This is an optimization exercise on Yosys and OpenROAD, whose aim is small area and a short achievable clock period, not a production implementation. In this exercise RTL edits were held to simulation tests only and were not proved equivalent to the original. Power figures rest on the tool's default switching activity, not on a simulated workload.

## flow/design.v

```verilog
`timescale 1ns / 1ps
module div_0(
    input  [31:0] a,
    input  [31:0] b,
    output [31:0] yshang,
    output [31:0] yyushu
);
    wire [32:0] bhz;
    assign bhz[32] = 1'b1;
    genvar w;
    generate
        for (w = 31; w >= 0; w = w - 1) begin : hz
            assign bhz[w] = ~|b[31:w];
        end
    endgenerate
    wire [31:0] rem [0:32];
    assign rem[32] = 32'd0;
    genvar k;
    generate
        for (k = 31; k >= 0; k = k - 1) begin : st
            localparam W = 32 - k;
            wire [W-1:0] x;
            wire [W:0] d;
            if (W == 1) begin : w1
                assign x = a[k];
            end else begin : wn
                assign x = {rem[k+1][W-2:0], a[k]};
            end
            assign d = {1'b0, x} - {1'b0, b[W-1:0]};
            wire q = ~d[W] & bhz[W];
            assign yshang[k] = q;
            if (W == 32) begin : full
                assign rem[k] = q ? d[W-1:0] : x;
            end else begin : part
                assign rem[k] = {{(32-W){1'b0}}, (q ? d[W-1:0] : x)};
            end
        end
    endgenerate
    assign yyushu = rem[0];
endmodule
`timescale 1ns / 1ps
module alu(
    input reset,
    input clk,
    input sub,
    input [4:0] shamt,
    input [31:0] input1,
    input [31:0] input2,
    input [4:0] aluCtr,
    output reg [31:0] aluRes,
    output reg [31:0] hi,lo
);
    wire m_signed = (aluCtr == 5'b10100) | (aluCtr == 5'b11001);
    wire m_acc    = (aluCtr == 5'b11001) | (aluCtr == 5'b11110);
    wire m_sub    = m_acc & sub;
    wire [63:0] acc = {hi, lo} & {64{m_acc}};
    wire [63:0] msum;
    mulacc mac(.x(input1), .y(input2), .sgn(m_signed), .acc(acc ^ {64{m_sub}}), .res(msum));
    wire [63:0] mres = msum ^ {64{m_sub}};
    wire [31:0] yushu, shang;
    div_0 div(
        .a(input1),
        .b(input2),
        .yshang(shang),
        .yyushu(yushu)
    );
    wire as_sub = (aluCtr == 5'b00110) | (aluCtr == 5'b00011) |
                  (aluCtr == 5'b00111) | (aluCtr == 5'b01110);
    wire [32:0] asum;
    rca32 addsub(.a(input1), .b(input2 ^ {32{as_sub}}), .ci(as_sub), .s(asum[31:0]), .co(asum[32]));
    wire sltu = ~asum[32];
    wire slt  = (input1[31] ^ input2[31]) ? input1[31] : asum[31];
    wire [4:0] sh = (aluCtr == 5'b01011 || aluCtr == 5'b01100 || aluCtr == 5'b01101) ? input1[4:0] : shamt;
    wire sh_left  = (aluCtr == 5'b01000) | (aluCtr == 5'b01011);
    wire sh_arith = (aluCtr == 5'b01010) | (aluCtr == 5'b01101);
    reg [31:0] sin_r, shres;
    wire [32:0] sx = $signed({sh_arith & input2[31], sin_r}) >>> sh;
    integer j;
    always @(*) begin
        for (j = 0; j < 32; j = j + 1)
            sin_r[j] = sh_left ? input2[31-j] : input2[j];
        for (j = 0; j < 32; j = j + 1)
            shres[j] = sh_left ? sx[31-j] : sx[j];
    end
    wire [31:0] cin = (aluCtr == 5'b11010) ? ~input1 : input1;
    reg [5:0] lz;
    integer i;
    always @(*) begin
        lz = 6'd32;
        for (i = 0; i < 32; i = i + 1)
            if (cin[i]) lz = 31 - i;
    end
    always @(*) begin
        case (aluCtr)
            5'b00000: aluRes = input1 & input2;
            5'b00001: aluRes = input1 | input2;
            5'b00010: aluRes = asum[31:0];
            5'b00011: aluRes = asum[31:0];
            5'b00100: aluRes = input1 ^ input2;
            5'b00101: aluRes = ~(input1 | input2);
            5'b00110: aluRes = asum[31:0];
            5'b00111: aluRes = {31'd0, slt};
            5'b01000, 5'b01001, 5'b01010, 5'b01011, 5'b01100, 5'b01101: aluRes = shres;
            5'b01110: aluRes = {31'd0, sltu};
            5'b01111: aluRes = {input2[15:0], 16'd0};
            5'b10100, 5'b10101, 5'b11001, 5'b11110: aluRes = mres[31:0];
            5'b10110: aluRes = shang;
            5'b10111: aluRes = hi;
            5'b11000: aluRes = lo;
            5'b11010, 5'b11011: aluRes = {26'd0, lz};
            5'b11100, 5'b11101: aluRes = input1;
            default: aluRes = 32'd0;
        endcase
    end
    reg hlWE;
    reg [31:0] HI, LO;
    always @(*) begin
        hlWE = 1'b1;
        HI = hi;
        LO = lo;
        case (aluCtr)
            5'b10100, 5'b10101, 5'b11001, 5'b11110: begin HI = mres[63:32]; LO = mres[31:0]; end
            5'b10110: begin HI = yushu; LO = shang; end
            5'b11100: HI = input1;
            5'b11101: LO = input1;
            default: hlWE = 1'b0;
        endcase
    end
    always @(posedge clk or posedge reset) begin
        if (reset) begin
            hi <= 32'd0;
            lo <= 32'd0;
        end else if (hlWE) begin
            hi <= HI;
            lo <= LO;
        end
    end
endmodule
module mulacc(
    input [31:0] x,
    input [31:0] y,
    input sgn,
    input [63:0] acc,
    output [63:0] res
);
    wire [32:0] m = {sgn & x[31], x};
    wire [34:0] y2 = {{2{sgn & y[31]}}, y, 1'b0};    
    reg [63:0] rows [0:17];
    reg [63:0] negs;
    reg [33:0] e, xr;
    reg one, two, neg;
    integer j;
    always @(*) begin
        negs = 64'd0;
        for (j = 0; j < 17; j = j + 1) begin
            neg = y2[2*j+2];
            one = y2[2*j+1] ^ y2[2*j];
            two = (y2[2*j+2] & ~y2[2*j+1] & ~y2[2*j]) | (~y2[2*j+2] & y2[2*j+1] & y2[2*j]);
            e = one ? {m[32], m} : two ? {m, 1'b0} : 34'd0;
            xr = e ^ {34{neg}};
            rows[j] = {30'd0, ~xr[33], xr[32:0]} << (2*j);
            negs[2*j] = neg;
        end
    end
    localparam [63:0] K = 64'h5555_5556_0000_0000;   
    reg [63:0] cs, cc, ns, nc, add;
    always @(*) begin
        cs = acc;
        cc = negs | K;           
        for (j = 0; j < 17; j = j + 1) begin
            add = rows[j];
            ns = cs ^ cc ^ add;
            nc = ((cs & cc) | (cs & add) | (cc & add)) << 1;
            cs = ns;
            cc = nc;
        end
    end
    rca64 fin(.a(cs), .b(cc), .s(res));
endmodule
module rca64(
    input [63:0] a,
    input [63:0] b,
    output [63:0] s
);
    wire [64:0] c;
    assign c[0] = 1'b0;
    genvar i;
    generate
        for (i = 0; i < 64; i = i + 1) begin : fa
            assign s[i] = a[i] ^ b[i] ^ c[i];
            assign c[i+1] = (a[i] & b[i]) | (a[i] & c[i]) | (b[i] & c[i]);
        end
    endgenerate
endmodule
module rca32(
    input [31:0] a,
    input [31:0] b,
    input ci,
    output [31:0] s,
    output co
);
    wire [32:0] c;
    assign c[0] = ci;
    genvar i;
    generate
        for (i = 0; i < 32; i = i + 1) begin : fa
            assign s[i] = a[i] ^ b[i] ^ c[i];
            assign c[i+1] = (a[i] & b[i]) | (a[i] & c[i]) | (b[i] & c[i]);
        end
    endgenerate
    assign co = c[32];
endmodule
`timescale 1ns / 1ps
module aluctr(
input [4:0] ALUOp, 
input [5:0] funct, 
input [4:0] rt,
output reg [4:0]  ALUCtr,
output reg  jr,load2, nRW
);
    always @(*) begin
        casex({ALUOp, funct, rt}) 
                16'b00011xxxxxxxxxxx: begin  ALUCtr = 5'b00010; jr = 0; load2 = 0; nRW = 0; end 
                16'b00001xxxxxxxxxxx: begin  ALUCtr = 5'b00000; jr = 0; load2 = 0; nRW = 0; end 
                16'b00010xxxxxxxxxxx: begin  ALUCtr = 5'b00001; jr = 0; load2 = 0; nRW = 0; end 
                16'b00101xxxxxxxxxxx: begin  ALUCtr = 5'b00100; jr = 0; load2 = 0; nRW = 0; end 
                16'b10000xxxxxxxxxxx: begin  ALUCtr = 5'b01111; jr = 0; load2 = 0; nRW = 0; end 
                16'b00111xxxxxxxxxxx: begin  ALUCtr = 5'b00110; jr = 0; load2 = 0; nRW = 1; end 
                16'b00100xxxxxxxxxxx: begin  ALUCtr = 5'b00011; jr = 0; load2 = 0; nRW = 1; end 
                16'b01000xxxxxxxxxxx: begin  ALUCtr = 5'b00111; jr = 0; load2 = 0; nRW = 0; end 
                16'b01111xxxxxxxxxxx: begin  ALUCtr = 5'b01110; jr = 0; load2 = 0; nRW = 0; end 
                16'b10001xxxxxx00000: begin  ALUCtr = 5'b10000; jr = 0; load2 = 0; nRW = 1; end 
                16'b10001xxxxxx10000: begin  ALUCtr = 5'b10000; jr = 0; load2 = 1; nRW = 0; end 
                16'b10001xxxxxx00001: begin  ALUCtr = 5'b10011; jr = 0; load2 = 0; nRW = 1; end 
                16'b10001xxxxxx10001: begin  ALUCtr = 5'b10011; jr = 0; load2 = 1; nRW = 0; end 
                16'b10010xxxxxx00000: begin  ALUCtr = 5'b10001; jr = 0; load2 = 0; nRW = 1; end 
                16'b10011xxxxxx00000: begin  ALUCtr = 5'b10010; jr = 0; load2 = 0; nRW = 1; end 
                16'b00000100100xxxxx: begin  ALUCtr = 5'b00000; jr = 0; load2 = 0; nRW = 0; end 
                16'b00000100101xxxxx: begin  ALUCtr = 5'b00001; jr = 0; load2 = 0; nRW = 0; end 
                16'b00000100000xxxxx: begin  ALUCtr = 5'b00010; jr = 0; load2 = 0; nRW = 0; end 
                16'b00000100001xxxxx: begin  ALUCtr = 5'b00010; jr = 0; load2 = 0; nRW = 0; end 
                16'b00000100110xxxxx: begin  ALUCtr = 5'b00100; jr = 0; load2 = 0; nRW = 0; end 
                16'b00000100111xxxxx: begin  ALUCtr = 5'b00101; jr = 0; load2 = 0; nRW = 0; end 
                16'b00000100010xxxxx: begin  ALUCtr = 5'b00110; jr = 0; load2 = 0; nRW = 0; end 
                16'b00000100011xxxxx: begin  ALUCtr = 5'b00110; jr = 0; load2 = 0; nRW = 0; end 
                16'b00000101010xxxxx: begin  ALUCtr = 5'b00111; jr = 0; load2 = 0; nRW = 0; end 
                16'b00000101011xxxxx: begin  ALUCtr = 5'b01110; jr = 0; load2 = 0; nRW = 0; end 
                16'b00000000000xxxxx: begin  ALUCtr = 5'b01000; jr = 0; load2 = 0; nRW = 0; end 
                16'b00000000010xxxxx: begin  ALUCtr = 5'b01001; jr = 0; load2 = 0; nRW = 0; end 
                16'b00000000011xxxxx: begin  ALUCtr = 5'b01010; jr = 0; load2 = 0; nRW = 0; end 
                16'b00000000100xxxxx: begin  ALUCtr = 5'b01011; jr = 0; load2 = 0; nRW = 0; end 
                16'b00000000110xxxxx: begin  ALUCtr = 5'b01100; jr = 0; load2 = 0; nRW = 0; end 
                16'b00000000111xxxxx: begin  ALUCtr = 5'b01101; jr = 0; load2 = 0; nRW = 0; end 
                16'b00000001000xxxxx: begin  ALUCtr = 5'b00000; jr = 1; load2 = 0; nRW = 1; end  
                16'b00000001001xxxxx: begin  ALUCtr = 5'b00000; jr = 1; load2 = 1; nRW = 0;end  
                16'b11010000010xxxxx: begin  ALUCtr = 5'b10100; jr = 0; load2 = 0; nRW = 0; end 
                16'b00000011000xxxxx: begin  ALUCtr = 5'b10100; jr = 0; load2 = 0; nRW = 1; end 
                16'b00000011001xxxxx: begin  ALUCtr = 5'b10101; jr = 0; load2 = 0; nRW = 1; end 
                16'b00000011010xxxxx: begin  ALUCtr = 5'b10110; jr = 0; load2 = 0; nRW = 1; end 
                16'b00000011011xxxxx: begin  ALUCtr = 5'b10110; jr = 0; load2 = 0; nRW = 1; end 
                16'b00000010000xxxxx: begin  ALUCtr = 5'b10111; jr = 0; load2 = 0; nRW = 0; end 
                16'b00000010010xxxxx: begin  ALUCtr = 5'b11000; jr = 0; load2 = 0; nRW = 0; end 
                16'b11010000x00xxxxx: begin  ALUCtr = 5'b11001; jr = 0; load2 = 0; nRW = 1; end 
                16'b1101010000100000: begin  ALUCtr = 5'b11010; jr = 0; load2 = 0; nRW = 0; end 
                16'b1101010000000000: begin  ALUCtr = 5'b11011; jr = 0; load2 = 0; nRW = 0; end 
                16'b00000010001xxxxx: begin  ALUCtr = 5'b11100; jr = 0; load2 = 0; nRW = 1; end 
                16'b00000010011xxxxx: begin  ALUCtr = 5'b11101; jr = 0; load2 = 0; nRW = 1; end 
                16'b11010000x01xxxxx: begin  ALUCtr = 5'b11110; jr = 0; load2 = 0; nRW = 1; end 
                default: begin  ALUCtr = 5'b11111; jr = 0; load2 = 0; nRW = 0; end
        endcase
    end
endmodule
`timescale 1ns / 1ps
module ctr(
    input [5:0] opCode, 
    output reg regDst, 
    output reg aluSrc, 
    output reg memToReg, 
    output reg regWrite, 
    output reg memWrite, 
    output reg branch,
    output reg ExtOp,  
    output reg load, 
    output reg jmp,
    output reg[4:0] aluop 
);
    always@(*) begin
        case(opCode)
            6'b000000: begin
                regDst = 1;  aluSrc = 0; memToReg = 0;
                regWrite = 1;memWrite = 0;
                branch = 0; jmp = 0; load = 0; ExtOp=0;
                aluop = 5'b00000;  
                end
            6'b001000: begin
                regDst = 0;  aluSrc = 1; memToReg = 0;
                regWrite = 1; memWrite = 0;
                branch = 0; jmp = 0;load = 0; ExtOp = 1;
                aluop = 5'b00011;
                end  
            6'b001001:begin 
                regDst = 0;  aluSrc = 1; memToReg = 0;
                regWrite = 1; memWrite = 0;
                branch = 0; jmp = 0; load = 0; ExtOp = 0;
                aluop = 5'b00011;
                end  
            6'b001100: begin
                regDst = 0;  aluSrc = 1; memToReg = 0;
                regWrite = 1; memWrite = 0; 
                branch = 0; jmp = 0; load = 0; ExtOp = 1;
                aluop = 5'b00001; 
                end  
            6'b001101: begin
                regDst = 0;  aluSrc = 1; memToReg = 0;
                regWrite = 1; memWrite = 0; 
                branch = 0;jmp = 0; load = 0; ExtOp = 1;
                aluop = 5'b00010; 
                end  
            6'b001110: begin
                regDst = 0;  aluSrc = 1; memToReg = 0;
                regWrite = 1; memWrite = 0; 
                branch = 0; jmp = 0; load = 0; ExtOp = 1;
                aluop = 5'b00101; 
                end  
            6'b001111: begin
                regDst = 0;  aluSrc = 1; memToReg = 0;
                regWrite = 1; memWrite = 0; 
                branch = 0; jmp = 0; load = 0; ExtOp = 0;
                aluop = 5'b10000; 
                end  
            6'b100011: begin
                regDst = 0;  aluSrc = 1; memToReg = 1;
                regWrite = 1;  memWrite = 0; 
                branch = 0; jmp = 0; load = 0; ExtOp = 1;
                aluop = 5'b00011;
                end  
            6'b100000: begin
                regDst = 0;  aluSrc = 1; memToReg = 1;
                regWrite = 1;  memWrite = 0; 
                branch = 0; jmp = 0; load = 0; ExtOp = 1;
                aluop = 5'b00011;
                end  
            6'b100100: begin
                regDst = 0;  aluSrc = 1; memToReg = 1;
                regWrite = 1;  memWrite = 0; 
                branch = 0; jmp = 0; load = 0; ExtOp = 1;
                aluop = 5'b00011;
                end  
            6'b100001: begin
                regDst = 0;  aluSrc = 1; memToReg = 1;
                regWrite = 1;  memWrite = 0; 
                branch = 0; jmp = 0; load = 0; ExtOp = 1;
                aluop = 5'b00011;
                end  
            6'b100101: begin
                regDst = 0;  aluSrc = 1; memToReg = 1;
                regWrite = 1;  memWrite = 0; 
                branch = 0; jmp = 0; load = 0; ExtOp = 1;
                aluop = 5'b00011;
                end  
            6'b101011: begin
                regDst = 0;  aluSrc = 1;  memToReg = 0;
                regWrite = 0; memWrite = 1; 
                branch = 0; jmp = 0; load = 0; ExtOp = 1;
                aluop = 5'b00011; 
                end  
            6'b101001: begin
                regDst = 0;  aluSrc = 1;  memToReg = 0;
                regWrite = 0; memWrite = 1; 
                branch = 0; jmp = 0; load = 0; ExtOp = 1;
                aluop = 5'b00011; 
                end  
            6'b101000: begin
                regDst = 0;  aluSrc = 1;  memToReg = 0;
                regWrite = 0; memWrite = 1; 
                branch = 0; jmp = 0; load = 0; ExtOp = 1;
                aluop = 5'b00011; 
                end  
            6'b000100: begin
                regDst = 0;  aluSrc = 0;  memToReg = 0;
                regWrite = 0; memWrite = 0; 
                branch = 1; jmp = 0; load = 0; ExtOp = 1;
                aluop = 5'b00111; 
                end  
            6'b000101: begin
                regDst = 0;  aluSrc = 0;  memToReg = 0;
                regWrite = 0; memWrite = 0; 
                branch = 1; jmp = 0; load = 0; ExtOp = 1;
                aluop = 5'b00100; 
                end  
            6'b001010: begin
                regDst = 0;  aluSrc = 1; memToReg = 0;
                regWrite = 1; memWrite = 0; 
                branch = 0; jmp = 0; load = 0; ExtOp = 1;
                aluop = 5'b01000; 
                end  
            6'b001011: begin
                regDst = 0;  aluSrc = 1; memToReg = 0;
                regWrite = 1; memWrite = 0; 
                branch = 0; jmp = 0; load = 0; ExtOp = 0;
                aluop = 5'b01111; 
                end  
            6'b000010: begin
                regDst = 0;  aluSrc = 0; memToReg = 0;
                regWrite = 0; memWrite = 0; 
                jmp = 1; branch = 0; load = 0; ExtOp=0;
                aluop = 5'b00000;
                end  
            6'b000011: begin
                regDst = 1;  aluSrc = 0; memToReg = 0;
                regWrite = 1; memWrite = 0; 
                jmp = 1; branch = 0; load = 1; ExtOp=0;
                aluop = 5'b00000;
                end 
            6'b011100: begin
                regDst = 1;  aluSrc = 0; memToReg = 0;
                regWrite = 1; memWrite = 0;
                branch = 0; jmp = 0; load = 0; ExtOp=0;
                aluop = 5'b11010;  
                end  
            6'b000001: begin
                regDst = 1;  aluSrc = 0; memToReg = 0;
                regWrite = 1;  memWrite = 0; 
                branch = 1;  jmp = 0; load = 0; ExtOp = 1;
                aluop = 5'b10001;
                end  
            6'b000110: begin
                regDst = 1;  aluSrc = 0; memToReg = 0;
                regWrite = 0;  memWrite = 0; 
                branch = 1;  jmp = 0; load = 0; ExtOp = 1;
                aluop = 5'b10010;
                end  
            6'b000111: begin
                regDst = 1;  aluSrc = 0; memToReg = 0;
                regWrite = 0;  memWrite = 0; 
                branch = 1;  jmp = 0; load = 0;  ExtOp = 1;
                aluop = 5'b10011;
                end  
            6'b011100: begin
                regDst = 1;  aluSrc = 0; memToReg = 0;
                regWrite = 0; memWrite = 0;
                branch = 0; jmp = 0; load = 0; ExtOp=0;
                aluop = 5'b11010;  
                end  
            default: begin
                regDst = 0;  aluSrc = 0; memToReg = 0;
                regWrite = 0; memWrite = 0; 
                branch = 0; jmp = 0; load = 0; ExtOp = 0; 
                aluop = 5'b11111;
                end 
        endcase 
    end
endmodule
`timescale 1ns / 1ps
module next_pc(
input branch,
input jmp,
input jr,
input [31:0] pc_Add4,
input [31:0] rs,
input [31:0] rt,
input [31:0] instruction,
output [31:0] next_pc
);
    wire [5:0] op = instruction[31:26];
    wire [4:0] rtf = instruction[20:16];
    wire eq = (rs == rt);
    wire neg = rs[31];
    wire zero = ~|rs;
    reg taken;
    always @(*) begin
        case (op)
            6'b000100: taken = eq;
            6'b000101: taken = ~eq;
            6'b000001: taken = (rtf == 5'b00000 || rtf == 5'b10000) ? neg :
                               (rtf == 5'b00001 || rtf == 5'b10001) ? ~neg : 1'b0;
            6'b000110: taken = (rtf == 5'b00000) & (neg | zero);
            6'b000111: taken = (rtf == 5'b00000) & ~neg & ~zero;
            default:   taken = 1'b0;
        endcase
    end
    wire [31:0] branch_Addr;
    wire bco;
    rca32 badd(.a(pc_Add4), .b({{14{instruction[15]}}, instruction[15:0], 2'b00}), .ci(1'b0), .s(branch_Addr), .co(bco));
    wire [31:0] J_Addr = jr ? rs : {pc_Add4[31:28], instruction[25:0], 2'b00};
    assign next_pc = (jmp | jr) ? J_Addr : (branch & taken) ? branch_Addr : pc_Add4;
endmodule
module pc_count(
    input [31:0] next_pc,
    input clk,
    input reset,
    output reg [31:0] pc
);
    always@(posedge clk or posedge reset)begin
        if(reset)
        pc<=32'h00000000;
        else
        pc<=next_pc;
    end
endmodule
`timescale 1ns / 1ps
module signext(
input [15:0] inst,  
input  ExtOp,
output [31:0] data  
);
 assign data= inst[15:15]&ExtOp?{16'hffff,inst}:{16'h0000,inst}; 
endmodule
`timescale 1ns / 1ps
module RegFile
    #(parameter ADDR = 5,
    parameter NUMB = 1<<ADDR,
    parameter SIZE = 32)
(   input Clk,
    input Clr,
    input Write_Reg,
    input [ADDR-1:0] R_Addr_A,
    input [ADDR-1:0] R_Addr_B,
    input [ADDR-1:0] W_Addr,
    input [SIZE-1:0] W_Data,
    output [SIZE-1:0] R_Data_A,
    output [SIZE-1:0] R_Data_B
);
    reg [SIZE*NUMB-1:0] REG_Files;
    reg [NUMB-1:0] valid;
    genvar g;
    generate
        for (g = 0; g < NUMB; g = g + 1) begin : regs
            always @(posedge Clk) begin
                if (Write_Reg && W_Addr == g)
                    REG_Files[g*SIZE +: SIZE] <= W_Data;
            end
            always @(posedge Clk or posedge Clr) begin
                if (Clr)
                    valid[g] <= 1'b0;
                else if (Write_Reg && W_Addr == g)
                    valid[g] <= 1'b1;
            end
        end
    endgenerate
    wire [NUMB-1:0] selA = valid & ({{(NUMB-1){1'b0}}, 1'b1} << R_Addr_A);
    wire [NUMB-1:0] selB = valid & ({{(NUMB-1){1'b0}}, 1'b1} << R_Addr_B);
    reg [SIZE-1:0] ra, rb;
    integer r;
    always @(*) begin
        ra = {SIZE{1'b0}};
        rb = {SIZE{1'b0}};
        for (r = 0; r < NUMB; r = r + 1) begin
            ra = ra | (REG_Files[r*SIZE +: SIZE] & {SIZE{selA[r]}});
            rb = rb | (REG_Files[r*SIZE +: SIZE] & {SIZE{selB[r]}});
        end
    end
    assign R_Data_A = ra;
    assign R_Data_B = rb;
endmodule
module DM_unit(
    input Wr,
    input sign,
    input [1:0] mode,
    input [7:0] DMAdr,
    input [31:0] wd,
    output reg [31:0] rd,
    output [7:0] dmem_addr,
    output dmem_we,
    output reg [3:0] dmem_be,
    output [31:0] dmem_wdata,
    input [31:0] dmem_rdata
    );
    wire [31:0] target;
    assign target = dmem_rdata;
    assign dmem_addr = DMAdr;
    always@(*)begin
        casex(mode)
            2'b00: begin rd={{24{sign & target[7]}}, target[7:0]};  end
            2'b01: begin rd={{16{sign & target[15]}}, target[15:0]};  end
            2'b1x: begin rd=target; end
            default: begin rd=target; end
        endcase
    end
    assign dmem_we = Wr;
    assign dmem_wdata = wd;
    always@(*)begin
        casex(mode)
            2'b00: dmem_be = 4'b0001;
            2'b01: dmem_be = 4'b0011;
            2'b1x: dmem_be = 4'b1111;
            default: dmem_be = 4'b1111;
        endcase
    end
 endmodule
`timescale 1ns / 1ps
module sc_cpu(
    input clk,
    input reset,                     
    output [31:0] imem_addr,         
    input  [31:0] imem_data,         
    output [7:0]  dmem_addr,         
    output        dmem_we,
    output [3:0]  dmem_be,           
    output [31:0] dmem_wdata,
    input  [31:0] dmem_rdata,        
    output reg        rf_we,         
    output reg [4:0]  rf_waddr,      
    output reg [31:0] rf_wdata
);
    wire [31:0] PC;
    wire [31:0] aluRes;
    wire [31:0] instruction;
    wire [31:0] next_pc, hi, lo;
    wire [31:0] pc_Add4;
    wire [30:0] pinc;
    assign pinc[0] = 1'b1;
    genvar pi;
    generate
        for (pi = 0; pi < 30; pi = pi + 1) begin : inc
            assign pc_Add4[pi+2] = PC[pi+2] ^ pinc[pi];
            assign pinc[pi+1] = PC[pi+2] & pinc[pi];
        end
    endgenerate
    assign pc_Add4[1:0] = PC[1:0];
    wire reg_dst, alu_src, memtoreg, regwrite, regwrite2, memWrite, branch, ExtOp, jmp, jr, nRW, load, load2, ld;
    wire [4:0] aluop, aluCtr;
    wire [31:0] memReadData;
    wire [31:0] expand;
    wire [4:0] regWriteAddr;
    wire [31:0] regWriteData;
    wire [31:0] RsData, RtData;
    wire [31:0] oprand2;
    assign instruction = imem_data;
    assign imem_addr = PC;
    assign ld = load | load2;
    assign regwrite = regwrite2 & ~nRW;
    assign regWriteAddr = (reg_dst ? instruction[15:11] : instruction[20:16]) | {5{ld}};
    assign regWriteData = ld ? pc_Add4 : memtoreg ? memReadData : aluRes;
    assign oprand2 = alu_src ? expand : RtData;
    wire [7:0] mem_addr = RsData[7:0] + instruction[7:0];
    always @(posedge clk or posedge reset) begin
        if (reset) begin
            rf_we <= 1'b0;
            rf_waddr <= 5'd0;
            rf_wdata <= 32'd0;
        end else begin
            rf_we <= regwrite;
            rf_waddr <= regWriteAddr;
            rf_wdata <= regWriteData;
        end
    end
    pc_count pcCount(
        .next_pc(next_pc),
        .clk(clk),
        .reset(reset),
        .pc(PC)
    );
    next_pc nextPC(
        .branch(branch),
        .jmp(jmp),
        .jr(jr),
        .pc_Add4(pc_Add4),
        .rs(RsData),
        .rt(RtData),
        .instruction(instruction),
        .next_pc(next_pc)
    );
    ctr mainctr(
        .opCode(instruction[31:26]),
        .regDst(reg_dst),
        .aluSrc(alu_src),
        .memToReg(memtoreg),
        .regWrite(regwrite2),
        .memWrite(memWrite),
        .branch(branch),
        .ExtOp(ExtOp),
        .load(load),
        .jmp(jmp),
        .aluop(aluop)
    );
    signext signext1(
        .inst(instruction[15:0]),
        .ExtOp(ExtOp),
        .data(expand)
    );
    RegFile regfile(
        .Clr(reset),
        .Clk(clk),
        .R_Addr_A(instruction[25:21]),
        .R_Addr_B(instruction[20:16]),
        .W_Addr(regWriteAddr),
        .W_Data(regWriteData),
        .Write_Reg(regwrite),
        .R_Data_A(RsData),
        .R_Data_B(RtData)
    );
    aluctr aluctr1(
        .ALUOp(aluop),
        .funct(instruction[5:0]),
        .rt(instruction[20:16]),
        .ALUCtr(aluCtr),
        .jr(jr),
        .load2(load2),
        .nRW(nRW)
    );
    alu alu_hilo(
        .reset(reset),
        .clk(clk),
        .sub(instruction[2]),
        .shamt(instruction[10:6]),
        .input1(RsData),
        .input2(oprand2),
        .aluCtr(aluCtr),
        .aluRes(aluRes),
        .hi(hi),
        .lo(lo)
    );
    DM_unit dm(
        .Wr(memWrite),
        .DMAdr(mem_addr),
        .mode(instruction[27:26]),
        .sign(!instruction[28]),
        .wd(RtData),
        .rd(memReadData),
        .dmem_addr(dmem_addr),
        .dmem_we(dmem_we),
        .dmem_be(dmem_be),
        .dmem_wdata(dmem_wdata),
        .dmem_rdata(dmem_rdata)
    );
endmodule
```

## flow/run.sh

```bash
#!/bin/bash
# synth_recipe.tcl (not shown) runs the flow's synth.tcl, then flattens the netlist and writes it again
# the make line also repeats each setting of config.mk as NAME=value (left out here)
make -C /OpenROAD-flow-scripts/flow DESIGN_CONFIG=/design/flow/config.mk WORK_HOME=/design/flow/orfs CLKGATE_MAP_FILE= SYNTH_SCRIPT=/design/flow/synth_recipe.tcl finish
```

## flow/config.mk

```make
export PLATFORM = sky130hd
export DESIGN_NAME = sc_cpu
export DESIGN_NICKNAME = sc_cpu
export VERILOG_FILES = /design/flow/design.v
export SDC_FILE = /design/flow/constraint.sdc
export NUM_CORES = 4
export LEC_CHECK = 0
export ABC_AREA = 1
export CAP_MARGIN = 20
export CORE_MARGIN = 2
export CORE_UTILIZATION = 40
export SLEW_MARGIN = 20
```

## flow/constraint.sdc

```tcl
create_clock -name core_clock -period 330.0 [get_ports {clk}]
set_input_delay 66.0000 -clock core_clock [delete_from_list [all_inputs] [get_ports {clk}]]
set_output_delay 66.0000 -clock core_clock [all_outputs]
set_load 0.01 [all_outputs]
```

Figure 1. CTS result over the die.
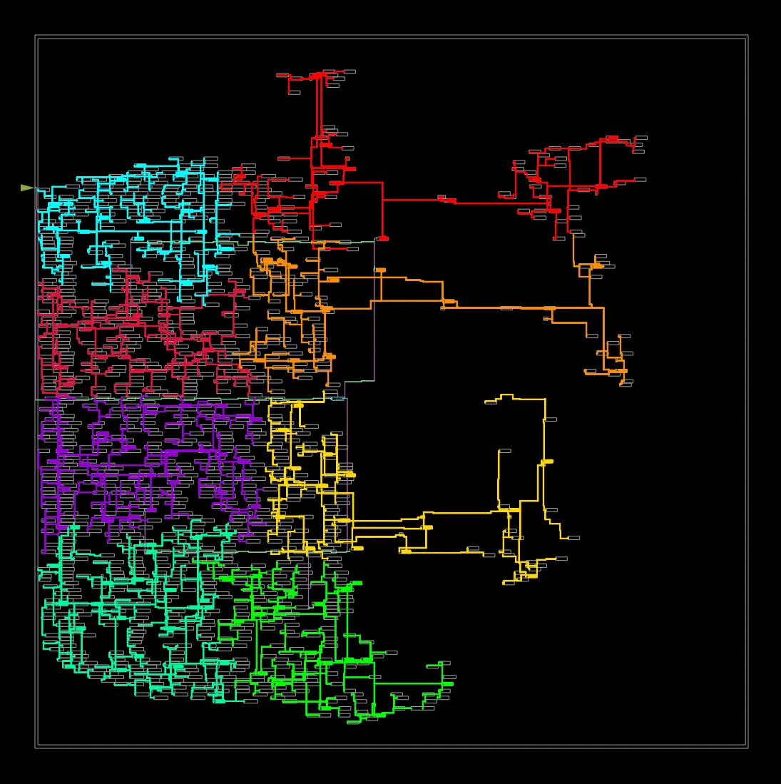
root buffer cell: clkbuf_16
FFs & Latches: 1190
CTS buffer count: 147
TritonCTS sink count: 1190
# H-tree levels: 4

Figure 2. Flops by top-level scope.
Scale bar: 200 um.
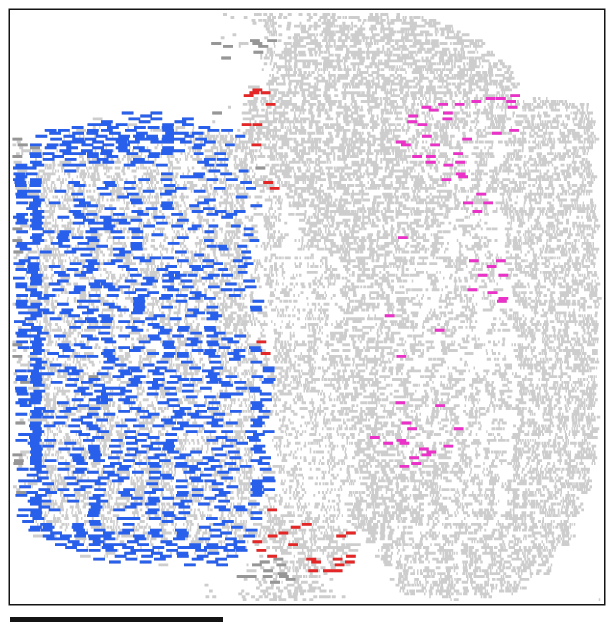
alu_hilo: drawn in magenta, flops 64. pcCount: drawn in red, flops 32, where a vertical strip down the middle. regfile: drawn in blue, flops 1056.
Another 38 sequential cells are not coloured.
final std cells w/o fill: 19.66k
die area: 311100 um2
Post-Route Utilization: 0.4456

==> results.toml <==
[status]
status = "timing/DRC/antenna clean"

[power_and_ir_drop]
pg_clk_uw = 170
p_int_mw = 8.270
pwr-share-comb = 0.976
powerSeq_uw = 283
p_leak_nw = 59.26
top_power_group = "combinational cells"
ir_drop_mv = 1.389
power_density_nw_per_um2 = 138.2
total_power_mw = 18.81
swShare = 0.5604
power_switching_mw = 10.54
clkPwrFrac = 0.009
seqPwrFrac = 0.015

[sta]
hold_violations = 0
rsz0062_at_grt = "no"
period_share = 0.5001
tightest_slew_ns = 1.315
slew_headroom = 0.1236
slew_violations = 0
finalSetupViolCount = 0
min_period_ns = 165.04
fin_setup_tns_ns = 0
setup_ws_ns = 164.96

[synthesis]
synth_area_um2 = 122700
synth_edf_count = 1024
async_reset_ff_frac = 0.1395
ys_warn_count = 11
syn_inst = 15230
synth_ff_type = "edfxtp_1"
synth_top_area_share = 0.2507
synth_top_area_cell = "edfxtp_1"
synth_area_leaders = "edfxtp_1 25%, fa_1 11%, nand2_1 9.8%, ha_1 9.2%, o21ai_0 6.3%"
yosys_register_bits = 1190
synth_seq_area_share = 0.2845
ys_types = 86
synthesis.nets = 16890

[floorplan]
die_height_um = 557.8
boundaryPins = 181
rows = 203
die_x_um = 557.8
core_area_um2 = 305600
initial_core_util = 0.4015

[finish]
layout_commonest_cell = "nand2_1"
fill_cells = 30540
multi_input_area_um2 = 78820
regArea_um2 = 34900
layout.nets = 16980
drive_above_1_share = 0.08710
layout_common_cells = "3187 x nand2_1, 1553 x inv_1, 1544 x o21ai_0, 1024 x edfxtp_1, 965 x nor2_1"

[critical_path]
startpoint = "imem_data[16]"
cp_slowest_stage_delay_ns = 0.94
critPathTopFamily = "compound AO/OA/AOI/OAI gates"
cp_common_cell = "a21oi_1"
worstSetupStartpointType = "primary input"
r2r.worst_path.cells = 613
crit_cells = 615
crit_path_end_kind = "register"
cp_max_fo = 49
critPathBufInv = 69
path_class = "primary input to register"
slowest_stage = "clkdlybuf4s50_1"
worstPathArrival_ns = 165.66
cp.required_ns = 330.62
reg2reg_slack_ns = 231.00

[global_route]
grt_pass1_vias = 116800
grt-ovfl-total = 0
grt_usage = 0.4373
antenna_found_initial = 113
grt_max_degree = 89
grt_pass1_wl_um = 941000

[route]
drt_first_pass_iters = 8
drc_errors = 0
wirelength_um = 692800
wl_per_cell_um = 35.23
drt-initial-drc-count = 20620
vias_per_cell = 6.401
vias = 125900

[worst_hold_path]
whs_path_depth = 2
min_from = "regfile.valid[9]$_DFFE_PP0P_"
hold_path_class = "register to register"
min_to = "regfile.valid[9]$_DFFE_PP0P_"

[clock_tree]
path_clk_slew_ns = 0.06
insertion_delay_ns = 0.90
cts_resized = 0
cts_tree = "done"
cts_setup_buffers = 0

[run]
max_cap_viol_count = 0

[place]
gp_congestion = 1.104
dp_hpwl_um = 481800
io_buffers = 179
Figure 3. Cells by drive strength.
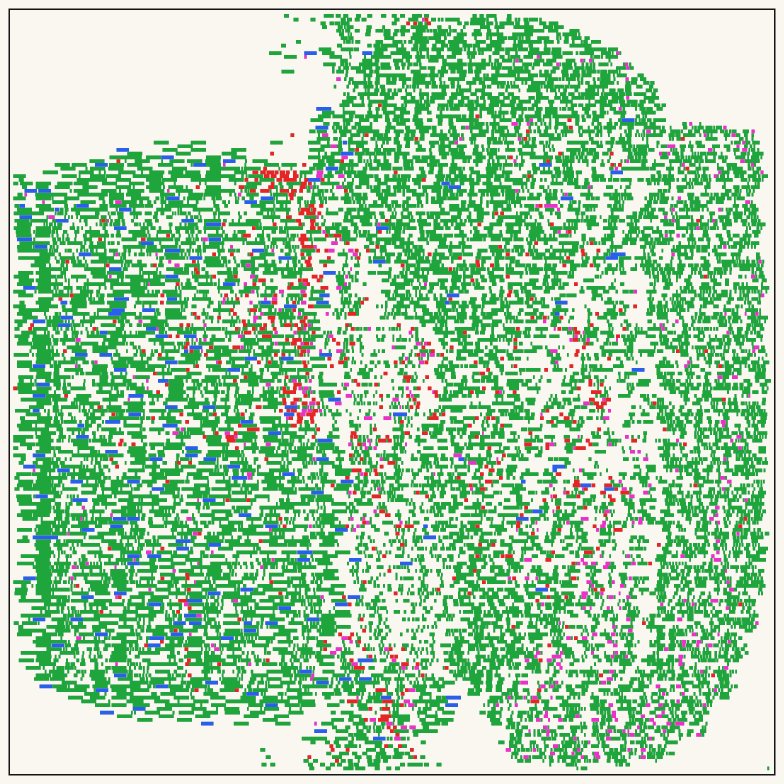
_3 and _4 cells: drawn in red, cells 635. _0 and _1 cells: drawn in green, cells 14086. _2 cells: drawn in magenta, cells 511. _6 and larger: drawn in blue, cells 198.
Finished Cell Area: 136100 um2
Layout area overhead: 10.98%

Figure 4. The clock network.
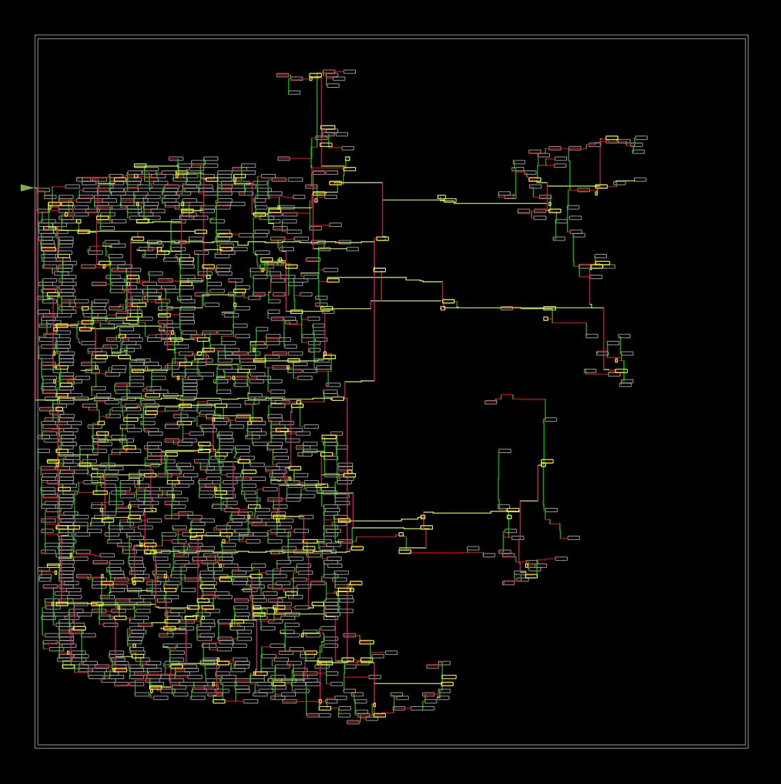
# clk buffers: 180
worst clock skew: 0.08635 ns

per-stage QoR:
step,cells,instance area (um2),hold slack [ns],util
CTS,19520,135600,0.4947,0.4438
finish,19660,136100,0.4988,0.4456
detailed placement,19270,130800,0.4778,0.4282
global placement,19270,130800,0.4717,0.4281
global route,19550,135900,0.5293,0.4446
floorplan,15230,122700,0.4388,-
flip-flops by register name, indices dropped and copies added (netlist names):
name	cells
rf_waddr	5
pcCount.pc	32
rf_we	1
alu_hilo.hi	32
regfile.REG_Files	1024
rf_wdata	32
alu_hilo.lo	32
regfile.valid	32
per-layer routing:
layer / track usage / wire length, um / vias to the layer above
met4: 0.4218 / 84110 / 83
met1: 0.4684 / 224400 / 59070
met2: 0.6281 / 282900 / 10950
met3: 0.2022 / 99900 / 3929
li1: - / - / 51840
met5: 0.02501 / 1507 / -
cell type report:
class                           count  share of cell area
Tap cell                         4100             0.03768
Timing Repair Buffer              707             0.04342
Clock inverter                     73            0.006461
Clock buffer                      180             0.02854
Multi-Input combinational cell  11610              0.5789
Inverter                         1667             0.04613
Antenna cell                      134            0.002463
Sequential cell                  1190              0.2564
synthesized netlist by cell type (94+ instances only):
library cell / count
o211ai_1: 117
nor2_1: 1026
edfxtp_1: 1024
o21bai_1: 95
nand2_1: 3200
nand3_1: 695
a221oi_1: 94
o21ai_0: 1548
ha_1: 906
clkbuf_1: 530
xnor2_1: 163
fa_1: 685
nand4_1: 254
inv_1: 1567
or2_2: 115
xor2_1: 845
dfrtp_1: 166
a22oi_1: 140
a21oi_1: 759
cell families (layout without fill, tap and decap cells):
group,after synthesis,in the layout,synth area share
AOI/OAI and AO/OA,3296,3296,0.1556
buffers and inverters,2430,2627,0.08068
adders and majority gates,1591,1591,0.2042
xor gates and xnor gates,1008,1008,0.07197
DFF,1190,1190,0.2845
and+or+nand+nor,5710,5710,0.2024
muxes,7,7,0.0005712
other,1,135,0.00003057

## afterwards: timing with drivers on the ports
Ports are ideal in the flow. The routed layout listed here was re-timed in OpenROAD.
Step 1, drivers: a clkbuf_16 drives clk and a buf_2 each remaining input, both assumed.
Step 2 also shifts input and output timing later by t, the mid clock arrival at the registers, as if the neighbouring blocks saw the same clock.
Slacks: no drivers / after step 1 / after step 2; pairs: no drivers / after step 1.
t (ns): 0.950
slack for setup (ns): 164.960 / 165.011 / 164.061
worst slew at a driven data input, ns: 0.24
cell pins on the clock port's net: 1
After both steps setup and hold are still met in this run. The setup slack of this run moves by +0.051 ns with the drivers and by -0.899 ns with both steps.
